This is an optimization exercise on Yosys and OpenROAD, whose aim is small area, a short achievable clock period and few clock cycles, not a production implementation.
The RTL was checked by simulation tests, not by an equivalence proof against the original design.
Power is estimated from default activity; no workload was simulated.

### design.v
module testSlave(input clk, input reset,
    input  S_AXI_RREADY,
    output S_AXI_RVALID,
    output[5:0] S_AXI_RID,
    output[31:0] S_AXI_RDATA,
    output[1:0] S_AXI_RRESP,
    output S_AXI_RLAST,
    output S_AXI_ARREADY,
    input  S_AXI_ARVALID,
    input [5:0] S_AXI_ARID,
    input [5:0] S_AXI_ARADDR,
    input [7:0] S_AXI_ARLEN,
    input [2:0] S_AXI_ARSIZE,
    input [1:0] S_AXI_ARBURST,
    output S_AXI_WREADY,
    input  S_AXI_WVALID,
    input [31:0] S_AXI_WDATA,
    input [3:0] S_AXI_WSTRB,
    input  S_AXI_WLAST,
    output S_AXI_AWREADY,
    input  S_AXI_AWVALID,
    input [5:0] S_AXI_AWID,
    input [5:0] S_AXI_AWADDR,
    input [7:0] S_AXI_AWLEN,
    input [2:0] S_AXI_AWSIZE,
    input [1:0] S_AXI_AWBURST,
    input  S_AXI_BREADY,
    output S_AXI_BVALID,
    output[5:0] S_AXI_BID,
    output[1:0] S_AXI_BRESP
);
  reg [1:0] axi_bresp;
  wire[1:0] T0;
  wire[1:0] T1;
  wire T2;
  wire T3;
  wire T4;
  wire T5;
  wire T6;
  reg  axi_bvalid;
  wire T7;
  wire T8;
  wire T9;
  wire T10;
  wire T11;
  wire T12;
  wire T13;
  wire T14;
  wire T15;
  reg  axi_wready;
  wire T16;
  wire T17;
  wire T18;
  wire T19;
  wire T20;
  wire T21;
  wire T22;
  wire T23;
  wire T24;
  wire T25;
  wire T26;
  wire T27;
  wire T28;
  reg  axi_awv_awr_flag;
  wire T29;
  wire T30;
  wire T31;
  wire T32;
  wire T33;
  wire T34;
  wire T35;
  reg  axi_arv_arr_flag;
  wire T36;
  wire T37;
  wire T38;
  wire T39;
  wire T40;
  wire T41;
  wire T42;
  wire T43;
  wire T44;
  wire T45;
  wire T46;
  reg  axi_arready;
  wire T47;
  wire T48;
  wire T49;
  wire T50;
  wire T51;
  wire T52;
  wire T53;
  wire T54;
  reg [7:0] axi_arlen;
  wire[7:0] T55;
  wire[7:0] T56;
  wire T57;
  wire T58;
  wire T59;
  wire T60;
  wire T61;
  wire T62;
  wire T63;
  reg [7:0] axi_arlen_cntr;
  wire[7:0] T64;
  wire[7:0] T65;
  wire[7:0] T66;
  wire[7:0] T67;
  wire T68;
  wire T69;
  wire T70;
  wire T71;
  reg  axi_rvalid;
  wire T72;
  wire T73;
  wire T74;
  wire T75;
  wire T76;
  wire T77;
  wire T78;
  wire T79;
  wire T80;
  wire T81;
  wire T82;
  wire T83;
  wire T84;
  wire T85;
  wire T86;
  wire T87;
  wire T88;
  wire T89;
  wire T90;
  wire T91;
  wire T92;
  wire T93;
  wire T94;
  reg  axi_awready;
  wire T95;
  wire T96;
  wire T97;
  wire T98;
  wire T99;
  wire T100;
  wire T101;
  wire T102;
  wire T103;
  wire T104;
  wire T105;
  wire T106;
  reg  axi_rlast;
  wire T107;
  wire T108;
  wire T109;
  wire T110;
  wire T111;
  wire T112;
  wire T113;
  wire T114;
  wire T115;
  wire T116;
  wire T117;
  wire T118;
  wire T119;
  wire T120;
  wire T121;
  wire T122;
  wire T123;
  reg [1:0] axi_rresp;
  wire[1:0] T124;
  wire[1:0] T125;
  reg [31:0] axi_rdata;
  wire[31:0] T126;
  wire[31:0] data_out;
  wire[31:0] T127;
  wire[31:0] T128;
  wire[31:0] T129;
  wire[31:0] T130;
  reg [31:0] bram_0;
  wire[31:0] T131;
  wire[31:0] T132;
  wire T133;
  wire[31:0] data_in;
  wire T134;
  wire T135;
  wire[15:0] T136;
  wire[3:0] T137;
  wire[3:0] mem_address;
  wire[3:0] T138;
  wire[3:0] T139;
  wire[3:0] T140;
  reg [5:0] axi_awaddr;
  wire[5:0] T325;
  wire[6:0] T141;
  wire[6:0] T142;
  wire[6:0] T143;
  wire[6:0] T326;
  wire[5:0] T144;
  wire[5:0] T145;
  wire[5:0] T146;
  wire T147;
  wire T148;
  wire T149;
  wire T150;
  wire T151;
  wire T152;
  wire T153;
  wire T154;
  wire T155;
  reg [1:0] axi_awburst;
  wire[1:0] T156;
  wire[1:0] T157;
  wire T158;
  wire T159;
  wire T160;
  wire T161;
  wire T162;
  reg [7:0] axi_awlen;
  wire[7:0] T163;
  wire[7:0] T164;
  reg [7:0] axi_awlen_cntr;
  wire[7:0] T165;
  wire[7:0] T166;
  wire[7:0] T167;
  wire[7:0] T168;
  wire T169;
  wire[6:0] T170;
  wire[6:0] T327;
  wire[5:0] T171;
  wire[3:0] T172;
  wire[3:0] T173;
  wire[3:0] T174;
  wire[6:0] T175;
  wire[6:0] T176;
  wire[6:0] T177;
  wire[6:0] T328;
  wire[6:0] T178;
  wire[6:0] T179;
  wire[6:0] T329;
  wire[2:0] T180;
  wire[2:0] T181;
  wire[3:0] T330;
  wire T331;
  wire T182;
  wire T183;
  wire T184;
  wire T185;
  wire[6:0] T332;
  wire[3:0] T186;
  wire[3:0] T187;
  wire T188;
  wire T189;
  wire T190;
  wire[3:0] T191;
  reg [5:0] axi_araddr;
  wire[5:0] T333;
  wire[6:0] T192;
  wire[6:0] T193;
  wire[6:0] T194;
  wire[6:0] T334;
  wire[5:0] T195;
  wire[5:0] T196;
  wire[5:0] T197;
  wire T198;
  wire T199;
  reg [1:0] axi_arburst;
  wire[1:0] T200;
  wire[1:0] T201;
  wire[6:0] T202;
  wire[6:0] T335;
  wire[5:0] T203;
  wire[3:0] T204;
  wire[3:0] T205;
  wire[3:0] T206;
  wire[6:0] T207;
  wire[6:0] T208;
  wire[6:0] T209;
  wire[6:0] T336;
  wire[6:0] T210;
  wire[6:0] T211;
  wire[6:0] T337;
  wire[2:0] T212;
  wire[2:0] T213;
  wire[3:0] T338;
  wire T339;
  wire T214;
  wire T215;
  wire T216;
  wire T217;
  wire[6:0] T340;
  wire[3:0] T218;
  wire[3:0] T219;
  wire T220;
  wire T221;
  wire T222;
  wire mem_wren;
  wire T223;
  reg [31:0] bram_1;
  wire[31:0] T224;
  wire[31:0] T225;
  wire T226;
  wire T227;
  wire T228;
  wire T229;
  wire[31:0] T230;
  reg [31:0] bram_2;
  wire[31:0] T231;
  wire[31:0] T232;
  wire T233;
  wire T234;
  wire T235;
  reg [31:0] bram_3;
  wire[31:0] T236;
  wire[31:0] T237;
  wire T238;
  wire T239;
  wire T240;
  wire T241;
  wire T242;
  wire[31:0] T243;
  wire[31:0] T244;
  reg [31:0] bram_4;
  wire[31:0] T245;
  wire[31:0] T246;
  wire T247;
  wire T248;
  wire T249;
  reg [31:0] bram_5;
  wire[31:0] T250;
  wire[31:0] T251;
  wire T252;
  wire T253;
  wire T254;
  wire T255;
  wire[31:0] T256;
  reg [31:0] bram_6;
  wire[31:0] T257;
  wire[31:0] T258;
  wire T259;
  wire T260;
  wire T261;
  reg [31:0] bram_7;
  wire[31:0] T262;
  wire[31:0] T263;
  wire T264;
  wire T265;
  wire T266;
  wire T267;
  wire T268;
  wire T269;
  wire[31:0] T270;
  wire[31:0] T271;
  wire[31:0] T272;
  reg [31:0] bram_8;
  wire[31:0] T273;
  wire[31:0] T274;
  wire T275;
  wire T276;
  wire T277;
  reg [31:0] bram_9;
  wire[31:0] T278;
  wire[31:0] T279;
  wire T280;
  wire T281;
  wire T282;
  wire T283;
  wire[31:0] T284;
  reg [31:0] bram_10;
  wire[31:0] T285;
  wire[31:0] T286;
  wire T287;
  wire T288;
  wire T289;
  reg [31:0] bram_11;
  wire[31:0] T290;
  wire[31:0] T291;
  wire T292;
  wire T293;
  wire T294;
  wire T295;
  wire T296;
  wire[31:0] T297;
  wire[31:0] T298;
  reg [31:0] bram_12;
  wire[31:0] T299;
  wire[31:0] T300;
  wire T301;
  wire T302;
  wire T303;
  reg [31:0] bram_13;
  wire[31:0] T304;
  wire[31:0] T305;
  wire T306;
  wire T307;
  wire T308;
  wire T309;
  wire[31:0] T310;
  reg [31:0] bram_14;
  wire[31:0] T311;
  wire[31:0] T312;
  wire T313;
  wire T314;
  wire T315;
  reg [31:0] bram_15;
  wire[31:0] T316;
  wire[31:0] T317;
  wire T318;
  wire T319;
  wire T320;
  wire T321;
  wire T322;
  wire T323;
  wire T324;
  wire mem_rden;
  assign S_AXI_BRESP = axi_bresp;
  assign T0 = T3 ? 2'h0 : T1;
  assign T1 = T2 ? 2'h0 : axi_bresp;
  assign T2 = reset ^ 1'h1;
  assign T3 = T106 & T4;
  assign T4 = T5 & S_AXI_WLAST;
  assign T5 = T14 & T6;
  assign T6 = ~ axi_bvalid;
  assign T7 = T10 ? 1'h0 : T8;
  assign T8 = T3 ? 1'h1 : T9;
  assign T9 = T2 ? 1'h0 : axi_bvalid;
  assign T10 = T12 & T11;
  assign T11 = S_AXI_BREADY & axi_bvalid;
  assign T12 = T106 & T13;
  assign T13 = T4 ^ 1'h1;
  assign T14 = T15 & S_AXI_WVALID;
  assign T15 = axi_awv_awr_flag & axi_wready;
  assign T16 = T25 ? 1'h0 : T17;
  assign T17 = T20 ? 1'h1 : T18;
  assign T18 = T19 ? 1'h0 : axi_wready;
  assign T19 = reset ^ 1'h1;
  assign T20 = T24 & T21;
  assign T21 = T22 & axi_awv_awr_flag;
  assign T22 = T23 & S_AXI_WVALID;
  assign T23 = axi_wready ^ 1'h1;
  assign T24 = T19 ^ 1'h1;
  assign T25 = T24 & T26;
  assign T26 = T28 & T27;
  assign T27 = S_AXI_WLAST & axi_wready;
  assign T28 = T21 ^ 1'h1;
  assign T29 = T103 ? 1'h0 : T30;
  assign T30 = T33 ? 1'h1 : T31;
  assign T31 = T32 ? 1'h0 : axi_awv_awr_flag;
  assign T32 = reset ^ 1'h1;
  assign T33 = T102 & T34;
  assign T34 = T91 & T35;
  assign T35 = axi_arv_arr_flag ^ 1'h1;
  assign T36 = T88 ? 1'h0 : T37;
  assign T37 = T40 ? 1'h1 : T38;
  assign T38 = T39 ? 1'h0 : axi_arv_arr_flag;
  assign T39 = reset ^ 1'h1;
  assign T40 = T87 & T41;
  assign T41 = T43 & T42;
  assign T42 = axi_arv_arr_flag ^ 1'h1;
  assign T43 = T45 & T44;
  assign T44 = axi_awv_awr_flag ^ 1'h1;
  assign T45 = T46 & S_AXI_ARVALID;
  assign T46 = axi_arready ^ 1'h1;
  assign T47 = T50 ? 1'h0 : T48;
  assign T48 = T40 ? 1'h1 : T49;
  assign T49 = T39 ? 1'h0 : axi_arready;
  assign T50 = T87 & T51;
  assign T51 = T52 ^ 1'h1;
  assign T52 = T41 | T53;
  assign T53 = T86 & T54;
  assign T54 = axi_arlen_cntr == axi_arlen;
  assign T55 = T58 ? S_AXI_ARLEN : T56;
  assign T56 = T57 ? 8'h0 : axi_arlen;
  assign T57 = reset ^ 1'h1;
  assign T58 = T63 & T59;
  assign T59 = T61 & T60;
  assign T60 = axi_arv_arr_flag ^ 1'h1;
  assign T61 = T62 & S_AXI_ARVALID;
  assign T62 = axi_arready ^ 1'h1;
  assign T63 = T57 ^ 1'h1;
  assign T64 = T68 ? T67 : T65;
  assign T65 = T58 ? 8'h0 : T66;
  assign T66 = T57 ? 8'h0 : axi_arlen_cntr;
  assign T67 = axi_arlen_cntr + 8'h1;
  assign T68 = T63 & T69;
  assign T69 = T85 & T70;
  assign T70 = T71 & S_AXI_RREADY;
  assign T71 = T84 & axi_rvalid;
  assign T72 = T80 ? 1'h0 : T73;
  assign T73 = T76 ? 1'h1 : T74;
  assign T74 = T75 ? 1'h0 : axi_rvalid;
  assign T75 = reset ^ 1'h1;
  assign T76 = T79 & T77;
  assign T77 = axi_arv_arr_flag & T78;
  assign T78 = axi_rvalid ^ 1'h1;
  assign T79 = T75 ^ 1'h1;
  assign T80 = T79 & T81;
  assign T81 = T83 & T82;
  assign T82 = axi_rvalid & S_AXI_RREADY;
  assign T83 = T77 ^ 1'h1;
  assign T84 = axi_arlen_cntr <= axi_arlen;
  assign T85 = T59 ^ 1'h1;
  assign T86 = axi_rvalid & S_AXI_RREADY;
  assign T87 = T39 ^ 1'h1;
  assign T88 = T87 & T89;
  assign T89 = T90 & T53;
  assign T90 = T41 ^ 1'h1;
  assign T91 = T93 & T92;
  assign T92 = axi_awv_awr_flag ^ 1'h1;
  assign T93 = T94 & S_AXI_AWVALID;
  assign T94 = axi_awready ^ 1'h1;
  assign T95 = T98 ? 1'h0 : T96;
  assign T96 = T33 ? 1'h1 : T97;
  assign T97 = T32 ? 1'h0 : axi_awready;
  assign T98 = T102 & T99;
  assign T99 = T100 ^ 1'h1;
  assign T100 = T34 | T101;
  assign T101 = S_AXI_WLAST & axi_wready;
  assign T102 = T32 ^ 1'h1;
  assign T103 = T102 & T104;
  assign T104 = T105 & T101;
  assign T105 = T34 ^ 1'h1;
  assign T106 = T2 ^ 1'h1;
  assign S_AXI_BID = S_AXI_AWID;
  assign S_AXI_BVALID = axi_bvalid;
  assign S_AXI_AWREADY = axi_awready;
  assign S_AXI_WREADY = axi_wready;
  assign S_AXI_ARREADY = axi_arready;
  assign S_AXI_RLAST = axi_rlast;
  assign T107 = T120 ? 1'h0 : T108;
  assign T108 = T112 ? 1'h1 : T109;
  assign T109 = T68 ? 1'h0 : T110;
  assign T110 = T58 ? 1'h0 : T111;
  assign T111 = T57 ? 1'h0 : axi_rlast;
  assign T112 = T63 & T113;
  assign T113 = T118 & T114;
  assign T114 = T115 & axi_arv_arr_flag;
  assign T115 = T117 & T116;
  assign T116 = axi_rlast ^ 1'h1;
  assign T117 = axi_arlen_cntr == axi_arlen;
  assign T118 = T119 ^ 1'h1;
  assign T119 = T59 | T70;
  assign T120 = T63 & T121;
  assign T121 = T122 & S_AXI_RREADY;
  assign T122 = T123 ^ 1'h1;
  assign T123 = T119 | T114;
  assign S_AXI_RRESP = axi_rresp;
  assign T124 = T76 ? 2'h0 : T125;
  assign T125 = T75 ? 2'h0 : axi_rresp;
  assign S_AXI_RDATA = axi_rdata;
  assign T126 = mem_rden ? data_out : axi_rdata;
  assign data_out = T127;
  assign T127 = T324 ? T270 : T128;
  assign T128 = T269 ? T243 : T129;
  assign T129 = T242 ? T230 : T130;
  assign T130 = T229 ? bram_1 : bram_0;
  assign T131 = T134 ? data_in : T132;
  assign T132 = T133 ? 32'h1 : bram_0;
  assign T133 = reset ^ 1'h1;
  assign data_in = S_AXI_WDATA;
  assign T134 = mem_wren & T135;
  assign T135 = T136[0];
  assign T136 = 1'h1 << T137;
  assign T137 = mem_address;
  assign mem_address = T138;
  assign T138 = axi_arv_arr_flag ? T191 : T139;
  assign T139 = axi_awv_awr_flag ? T140 : 4'h0;
  assign T140 = axi_awaddr[5:2];
  assign T325 = T141[5:0];
  assign T141 = T188 ? T332 : T142;
  assign T142 = T182 ? T178 : T143;
  assign T143 = T182 ? T170 : T326;
  assign T326 = {1'h0, T144};
  assign T144 = T154 ? axi_awaddr : T145;
  assign T145 = T148 ? S_AXI_AWADDR : T146;
  assign T146 = T147 ? 6'h0 : axi_awaddr;
  assign T147 = reset ^ 1'h1;
  assign T148 = T153 & T149;
  assign T149 = T151 & T150;
  assign T150 = axi_awv_awr_flag ^ 1'h1;
  assign T151 = T152 & S_AXI_AWVALID;
  assign T152 = axi_awready ^ 1'h1;
  assign T153 = T147 ^ 1'h1;
  assign T154 = T158 & T155;
  assign T155 = axi_awburst == 2'h0;
  assign T156 = T148 ? S_AXI_AWBURST : T157;
  assign T157 = T147 ? 2'h0 : axi_awburst;
  assign T158 = T153 & T159;
  assign T159 = T169 & T160;
  assign T160 = T161 & S_AXI_WVALID;
  assign T161 = T162 & axi_wready;
  assign T162 = axi_awlen_cntr <= axi_awlen;
  assign T163 = T148 ? S_AXI_AWLEN : T164;
  assign T164 = T147 ? 8'h0 : axi_awlen;
  assign T165 = T158 ? T168 : T166;
  assign T166 = T148 ? 8'h0 : T167;
  assign T167 = T147 ? 8'h0 : axi_awlen_cntr;
  assign T168 = axi_awlen_cntr + 8'h1;
  assign T169 = T149 ^ 1'h1;
  assign T170 = T175 | T327;
  assign T327 = {1'h0, T171};
  assign T171 = T172 << 2'h2;
  assign T172 = T173 & 4'hf;
  assign T173 = T174 + 4'h1;
  assign T174 = axi_awaddr[5:2];
  assign T175 = T328 & T176;
  assign T176 = ~ T177;
  assign T177 = 7'h3c;
  assign T328 = {1'h0, T144};
  assign T178 = T179 | 7'h0;
  assign T179 = T143 & T329;
  assign T329 = {T330, T180};
  assign T180 = ~ T181;
  assign T181 = 3'h3;
  assign T330 = T331 ? 4'hf : 4'h0;
  assign T331 = T180[2];
  assign T182 = T158 & T183;
  assign T183 = T185 & T184;
  assign T184 = axi_awburst == 2'h1;
  assign T185 = T155 ^ 1'h1;
  assign T332 = {3'h0, T186};
  assign T186 = T187 + 4'h1;
  assign T187 = axi_awaddr[5:2];
  assign T188 = T158 & T189;
  assign T189 = T190 ^ 1'h1;
  assign T190 = T155 | T184;
  assign T191 = axi_araddr[5:2];
  assign T333 = T192[5:0];
  assign T192 = T220 ? T340 : T193;
  assign T193 = T214 ? T210 : T194;
  assign T194 = T214 ? T202 : T334;
  assign T334 = {1'h0, T195};
  assign T195 = T198 ? axi_araddr : T196;
  assign T196 = T58 ? S_AXI_ARADDR : T197;
  assign T197 = T57 ? 6'h0 : axi_araddr;
  assign T198 = T68 & T199;
  assign T199 = axi_arburst == 2'h0;
  assign T200 = T58 ? S_AXI_ARBURST : T201;
  assign T201 = T57 ? 2'h0 : axi_arburst;
  assign T202 = T207 | T335;
  assign T335 = {1'h0, T203};
  assign T203 = T204 << 2'h2;
  assign T204 = T205 & 4'hf;
  assign T205 = T206 + 4'h1;
  assign T206 = axi_araddr[5:2];
  assign T207 = T336 & T208;
  assign T208 = ~ T209;
  assign T209 = 7'h3c;
  assign T336 = {1'h0, T195};
  assign T210 = T211 | 7'h0;
  assign T211 = T194 & T337;
  assign T337 = {T338, T212};
  assign T212 = ~ T213;
  assign T213 = 3'h3;
  assign T338 = T339 ? 4'hf : 4'h0;
  assign T339 = T212[2];
  assign T214 = T68 & T215;
  assign T215 = T217 & T216;
  assign T216 = axi_arburst == 2'h1;
  assign T217 = T199 ^ 1'h1;
  assign T340 = {3'h0, T218};
  assign T218 = T219 + 4'h1;
  assign T219 = axi_araddr[5:2];
  assign T220 = T68 & T221;
  assign T221 = T222 ^ 1'h1;
  assign T222 = T199 | T216;
  assign mem_wren = T223;
  assign T223 = axi_wready & S_AXI_WVALID;
  assign T224 = T227 ? data_in : T225;
  assign T225 = T226 ? 32'h2 : bram_1;
  assign T226 = reset ^ 1'h1;
  assign T227 = mem_wren & T228;
  assign T228 = T136[1];
  assign T229 = T137[0];
  assign T230 = T241 ? bram_3 : bram_2;
  assign T231 = T234 ? data_in : T232;
  assign T232 = T233 ? 32'h4 : bram_2;
  assign T233 = reset ^ 1'h1;
  assign T234 = mem_wren & T235;
  assign T235 = T136[2];
  assign T236 = T239 ? data_in : T237;
  assign T237 = T238 ? 32'h8 : bram_3;
  assign T238 = reset ^ 1'h1;
  assign T239 = mem_wren & T240;
  assign T240 = T136[3];
  assign T241 = T137[0];
  assign T242 = T137[1];
  assign T243 = T268 ? T256 : T244;
  assign T244 = T255 ? bram_5 : bram_4;
  assign T245 = T248 ? data_in : T246;
  assign T246 = T247 ? 32'h10 : bram_4;
  assign T247 = reset ^ 1'h1;
  assign T248 = mem_wren & T249;
  assign T249 = T136[4];
  assign T250 = T253 ? data_in : T251;
  assign T251 = T252 ? 32'h20 : bram_5;
  assign T252 = reset ^ 1'h1;
  assign T253 = mem_wren & T254;
  assign T254 = T136[5];
  assign T255 = T137[0];
  assign T256 = T267 ? bram_7 : bram_6;
  assign T257 = T260 ? data_in : T258;
  assign T258 = T259 ? 32'h40 : bram_6;
  assign T259 = reset ^ 1'h1;
  assign T260 = mem_wren & T261;
  assign T261 = T136[6];
  assign T262 = T265 ? data_in : T263;
  assign T263 = T264 ? 32'h80 : bram_7;
  assign T264 = reset ^ 1'h1;
  assign T265 = mem_wren & T266;
  assign T266 = T136[7];
  assign T267 = T137[0];
  assign T268 = T137[1];
  assign T269 = T137[2];
  assign T270 = T323 ? T297 : T271;
  assign T271 = T296 ? T284 : T272;
  assign T272 = T283 ? bram_9 : bram_8;
  assign T273 = T276 ? data_in : T274;
  assign T274 = T275 ? 32'h100 : bram_8;
  assign T275 = reset ^ 1'h1;
  assign T276 = mem_wren & T277;
  assign T277 = T136[8];
  assign T278 = T281 ? data_in : T279;
  assign T279 = T280 ? 32'h200 : bram_9;
  assign T280 = reset ^ 1'h1;
  assign T281 = mem_wren & T282;
  assign T282 = T136[9];
  assign T283 = T137[0];
  assign T284 = T295 ? bram_11 : bram_10;
  assign T285 = T288 ? data_in : T286;
  assign T286 = T287 ? 32'h400 : bram_10;
  assign T287 = reset ^ 1'h1;
  assign T288 = mem_wren & T289;
  assign T289 = T136[10];
  assign T290 = T293 ? data_in : T291;
  assign T291 = T292 ? 32'h800 : bram_11;
  assign T292 = reset ^ 1'h1;
  assign T293 = mem_wren & T294;
  assign T294 = T136[11];
  assign T295 = T137[0];
  assign T296 = T137[1];
  assign T297 = T322 ? T310 : T298;
  assign T298 = T309 ? bram_13 : bram_12;
  assign T299 = T302 ? data_in : T300;
  assign T300 = T301 ? 32'h1000 : bram_12;
  assign T301 = reset ^ 1'h1;
  assign T302 = mem_wren & T303;
  assign T303 = T136[12];
  assign T304 = T307 ? data_in : T305;
  assign T305 = T306 ? 32'h2000 : bram_13;
  assign T306 = reset ^ 1'h1;
  assign T307 = mem_wren & T308;
  assign T308 = T136[13];
  assign T309 = T137[0];
  assign T310 = T321 ? bram_15 : bram_14;
  assign T311 = T314 ? data_in : T312;
  assign T312 = T313 ? 32'h4000 : bram_14;
  assign T313 = reset ^ 1'h1;
  assign T314 = mem_wren & T315;
  assign T315 = T136[14];
  assign T316 = T319 ? data_in : T317;
  assign T317 = T318 ? 32'h8000 : bram_15;
  assign T318 = reset ^ 1'h1;
  assign T319 = mem_wren & T320;
  assign T320 = T136[15];
  assign T321 = T137[0];
  assign T322 = T137[1];
  assign T323 = T137[2];
  assign T324 = T137[3];
  assign mem_rden = axi_arv_arr_flag;
  assign S_AXI_RID = S_AXI_ARID;
  assign S_AXI_RVALID = axi_rvalid;
  always @(posedge clk) begin
    if(T3) begin
      axi_bresp <= 2'h0;
    end else if(T2) begin
      axi_bresp <= 2'h0;
    end
    if(T10) begin
      axi_bvalid <= 1'h0;
    end else if(T3) begin
      axi_bvalid <= 1'h1;
    end else if(T2) begin
      axi_bvalid <= 1'h0;
    end
    if(T25) begin
      axi_wready <= 1'h0;
    end else if(T20) begin
      axi_wready <= 1'h1;
    end else if(T19) begin
      axi_wready <= 1'h0;
    end
    if(T103) begin
      axi_awv_awr_flag <= 1'h0;
    end else if(T33) begin
      axi_awv_awr_flag <= 1'h1;
    end else if(T32) begin
      axi_awv_awr_flag <= 1'h0;
    end
    if(T88) begin
      axi_arv_arr_flag <= 1'h0;
    end else if(T40) begin
      axi_arv_arr_flag <= 1'h1;
    end else if(T39) begin
      axi_arv_arr_flag <= 1'h0;
    end
    if(T50) begin
      axi_arready <= 1'h0;
    end else if(T40) begin
      axi_arready <= 1'h1;
    end else if(T39) begin
      axi_arready <= 1'h0;
    end
    if(T58) begin
      axi_arlen <= S_AXI_ARLEN;
    end else if(T57) begin
      axi_arlen <= 8'h0;
    end
    if(T68) begin
      axi_arlen_cntr <= T67;
    end else if(T58) begin
      axi_arlen_cntr <= 8'h0;
    end else if(T57) begin
      axi_arlen_cntr <= 8'h0;
    end
    if(T80) begin
      axi_rvalid <= 1'h0;
    end else if(T76) begin
      axi_rvalid <= 1'h1;
    end else if(T75) begin
      axi_rvalid <= 1'h0;
    end
    if(T98) begin
      axi_awready <= 1'h0;
    end else if(T33) begin
      axi_awready <= 1'h1;
    end else if(T32) begin
      axi_awready <= 1'h0;
    end
    if(T120) begin
      axi_rlast <= 1'h0;
    end else if(T112) begin
      axi_rlast <= 1'h1;
    end else if(T68) begin
      axi_rlast <= 1'h0;
    end else if(T58) begin
      axi_rlast <= 1'h0;
    end else if(T57) begin
      axi_rlast <= 1'h0;
    end
    if(T76) begin
      axi_rresp <= 2'h0;
    end else if(T75) begin
      axi_rresp <= 2'h0;
    end
    if(mem_rden) begin
      axi_rdata <= data_out;
    end
    if(T134) begin
      bram_0 <= data_in;
    end else if(T133) begin
      bram_0 <= 32'h1;
    end
    axi_awaddr <= T325;
    if(T148) begin
      axi_awburst <= S_AXI_AWBURST;
    end else if(T147) begin
      axi_awburst <= 2'h0;
    end
    if(T148) begin
      axi_awlen <= S_AXI_AWLEN;
    end else if(T147) begin
      axi_awlen <= 8'h0;
    end
    if(T158) begin
      axi_awlen_cntr <= T168;
    end else if(T148) begin
      axi_awlen_cntr <= 8'h0;
    end else if(T147) begin
      axi_awlen_cntr <= 8'h0;
    end
    axi_araddr <= T333;
    if(T58) begin
      axi_arburst <= S_AXI_ARBURST;
    end else if(T57) begin
      axi_arburst <= 2'h0;
    end
    if(T227) begin
      bram_1 <= data_in;
    end else if(T226) begin
      bram_1 <= 32'h2;
    end
    if(T234) begin
      bram_2 <= data_in;
    end else if(T233) begin
      bram_2 <= 32'h4;
    end
    if(T239) begin
      bram_3 <= data_in;
    end else if(T238) begin
      bram_3 <= 32'h8;
    end
    if(T248) begin
      bram_4 <= data_in;
    end else if(T247) begin
      bram_4 <= 32'h10;
    end
    if(T253) begin
      bram_5 <= data_in;
    end else if(T252) begin
      bram_5 <= 32'h20;
    end
    if(T260) begin
      bram_6 <= data_in;
    end else if(T259) begin
      bram_6 <= 32'h40;
    end
    if(T265) begin
      bram_7 <= data_in;
    end else if(T264) begin
      bram_7 <= 32'h80;
    end
    if(T276) begin
      bram_8 <= data_in;
    end else if(T275) begin
      bram_8 <= 32'h100;
    end
    if(T281) begin
      bram_9 <= data_in;
    end else if(T280) begin
      bram_9 <= 32'h200;
    end
    if(T288) begin
      bram_10 <= data_in;
    end else if(T287) begin
      bram_10 <= 32'h400;
    end
    if(T293) begin
      bram_11 <= data_in;
    end else if(T292) begin
      bram_11 <= 32'h800;
    end
    if(T302) begin
      bram_12 <= data_in;
    end else if(T301) begin
      bram_12 <= 32'h1000;
    end
    if(T307) begin
      bram_13 <= data_in;
    end else if(T306) begin
      bram_13 <= 32'h2000;
    end
    if(T314) begin
      bram_14 <= data_in;
    end else if(T313) begin
      bram_14 <= 32'h4000;
    end
    if(T319) begin
      bram_15 <= data_in;
    end else if(T318) begin
      bram_15 <= 32'h8000;
    end
  end
endmodule
### run.sh
#!/bin/bash
# synth_recipe.tcl (not shown) runs the flow's synth.tcl, then flattens the netlist and writes it again
# the make line also repeats each setting of config.mk as NAME=value (left out here)
make -C /OpenROAD-flow-scripts/flow DESIGN_CONFIG=/design/flow/config.mk WORK_HOME=/design/flow/orfs CLKGATE_MAP_FILE= SYNTH_SCRIPT=/design/flow/synth_recipe.tcl finish
### config.mk
export PLATFORM = sky130hd
export DESIGN_NAME = testSlave
export DESIGN_NICKNAME = testSlave
export VERILOG_FILES = /design/flow/design.v
export SDC_FILE = /design/flow/constraint.sdc
export NUM_CORES = 4
export LEC_CHECK = 0
export CAP_MARGIN = 20
export CORE_MARGIN = 2
export CORE_UTILIZATION = 40
export PLACE_DENSITY = 0.6
export SLEW_MARGIN = 20
### constraint.sdc
create_clock -name core_clock -period 3.6 [get_ports {clk}]
set_input_delay 0.7200 -clock core_clock [delete_from_list [all_inputs] [get_ports {clk}]]
set_output_delay 0.7200 -clock core_clock [all_outputs]
set_load 0.01 [all_outputs]
==> metrics.md <==
| Metric | Value |
|---|---|
| Clock group | 5.88 mW |
| Placed Cells | 2853 |
| Synth warn | 1 |
| Slowest cell on crit path | dfxtp_2 |
| CP top delay family | simple AND/OR/NAND/NOR gates |
| Fmax | 337.0 MHz |
| DR pass1 iterations | 8 |
| Layout cells sized above 1 | 9.356% |
| Pins Over Slew Limit | 0 |
| Worst EP arrival | 3260 ps |
| Sequential element share of the synthesized area | 67.51% |
| CTS Buf Count | 59 |
| DRC | 0 |
| Largest net degree at the start of global routing | 80 |
| Syn Area/Cell | 13.15 sq um |
| Fin cells | 2959 |
| Number of global-route vias before repair | 16850 |
| Data buffer area share | 6.323% |
| Layout clock buffer count | 83 |
| P_int | 11.96 mW |
| Comb power | 1.84 mW |
| Reg area | 17780 sq um |
| Post-DRT Antenna Nets | 0 |
| Synth Area in Simple Gates | 19.30% |
| RR Endpoint | bram_2[9]$_SDFFCE_PN0P_ |
| Tot Pwr | 15.83 mW |
| Setup TNS Final | 0 ps |
| FP Rows | 94 |
| Tmin final | 2967 ps |
| Critical path required time | 3900 ps |
| Reg2reg path depth | 6 |
| Status | finished clean |
| Drt wl/cell | 23.53 um |
| Total of max-cap violations | 0 |
| R2R Setup Slk | 630 ps |
| Pwr Density | 521.5 nW/um^2 |
| Dominant kind of cell | registers |
| Post-DP Area | 28550 sq um |
| Hold-fix buffers, CTS | 0 |
| CTS-repair resized insts | 0 |
| Critical path, cell by cell | and3b_1 -> a21oi_4 -> nand3_1 -> and2b_1 -> nand2b_2 -> buf_12 |
| Inverters | 23 |
| Levels on crit path | 6 |
| Highest metal used | met5 |
| Top-area cell type share of the netlist area | 66.60% |
| Asr flop ratio synth | 0% |
| Hold path depth | 2 |
| Seq. pwr | 8.11 mW |
| Met2 routed WL | 34000 um |
| Clock Pin Slew Worst Setup and Hold Paths | 60 ps |
| Routed met1 length | 29810 um |
| Die area | 67900 sq um |
| GRT Overall Usage | 20.44% |
| Worst R2R Start | axi_arv_arr_flag$_SDFFE_PP0P_ |
| Met3 WL | 4192 um |
| Switch Pwr | 3.867 mW |
| Worst Max-Slew Pin Slew | 1037 ps |
| Bufs w/o clock | 189 |
| Post-synthesis mux area share | 0.1235% |
| CP Max Fanout | 25 |
| Mapped Area | 26330 sq um |
| CP max stage delay | 610 ps |
| Nets | 2164 |
| Met3 usage | 3.050% |
| DP Wirelength | 40910 um |
| CTS Buffer Depth | 3 |
| GR Util met2 | 34.38% |
| Slew headroom | 30.43% |
| Tap Count | 864 |
| Startpoint Class | flip-flop |
| Post-synth EDFFs | 584 |
| Routed vias | 16870 |
| Post-synth top cells | 584 x edfxtp_1, 317 x and3_1, 275 x and2_1 |
| Count leader, synth | edfxtp_1 |
| Worst Path Class, Setup | flip-flop to flip-flop |
| Switching Share | 24.43% |
| CTS root buf | clkbuf_16 |
| XOR/XNOR share of the synthesized area | 0.5322% |
| Grt peak-use layer | met2 |
| Min-Delay Path Class | flip-flop to flip-flop |
| # fillers | 5676 |
| Layout Utilization | 46.34% |
| Vias per cell | 5.701 |
| Logic pwr share | 11.6% |
| Final setup vio count | 0 |
| Num Clock Sinks | 596 |
| Compound-Gate Fraction of Synth Area | 7.622% |
| Leading area contributor after synthesis | edfxtp_1 |
| RSZ-0062 raised after global routing | false |
| Synth Area in Adders | 0.9503% |
Testbench counts, summed over its fixed seeds: cycles 9,484.
### PDN straps and rails

Scale bar: 100 um. Pins as bars on the die edge.
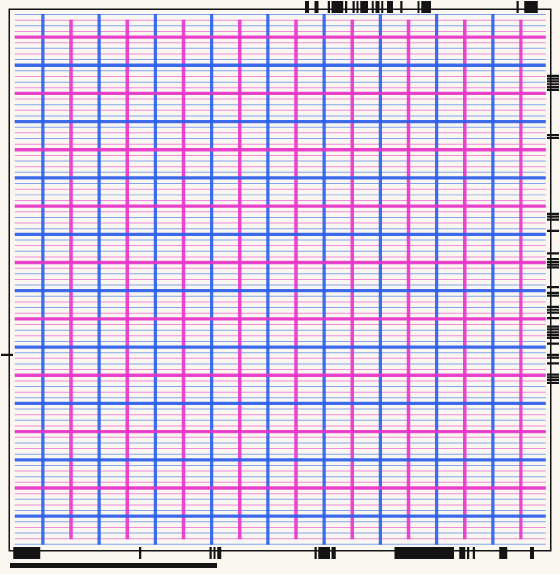
color	net
blue	VSS
magenta	VDD
met4 straps	18
signal pins	148
met5 straps	18
met1 rails	95
core area: 65510 sq um
worst vdd rail ir drop: 419.9 uV
Die W: 260.6 um
chip height: 260.6 um

### Nets reached from selected ports

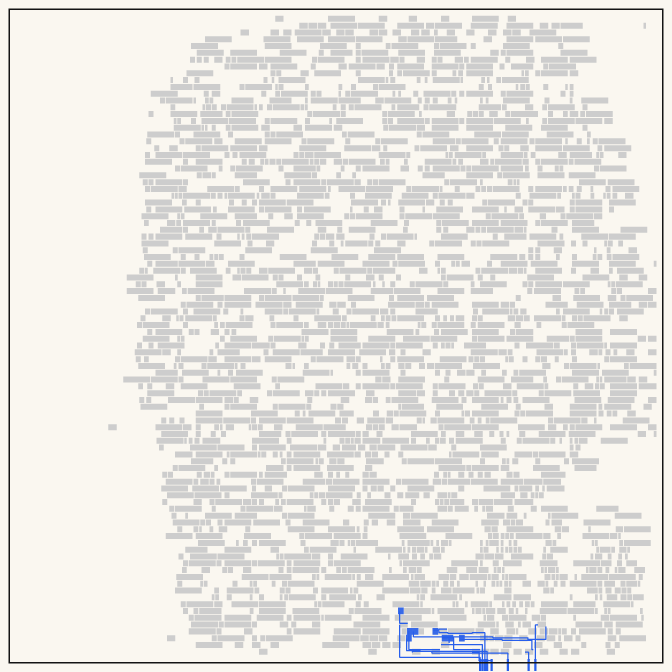
color	port	bits	direction	end cells	buffers	wire
blue	S_AXI_ARLEN	8	input	8	8	361 um
# port buffers: 105
num ports: 148

afterwards: timing with drivers on the ports:
No port has a modelled driver above. Below, the same layout with a new extraction and two added sets of constraints. Step 1, drivers: a clkbuf_16 drives clk and a buf_2 each remaining input, both assumed. Step 2 also shifts input and output timing later by t, the mid clock arrival at the registers, as if the neighbouring blocks saw the same clock. Three values: ideal ports, drivers, drivers and shift; two values: the first two.
t, ns: 0.677
setup WS [ns]: 0.633 / 0.633 / 0.329
latest minus earliest clock arrival (ns): 0.021 / 0.021
After both steps this run still meets setup and hold. The setup slack of this run moves by 0.000 ns with the drivers and by -0.304 ns with both steps.
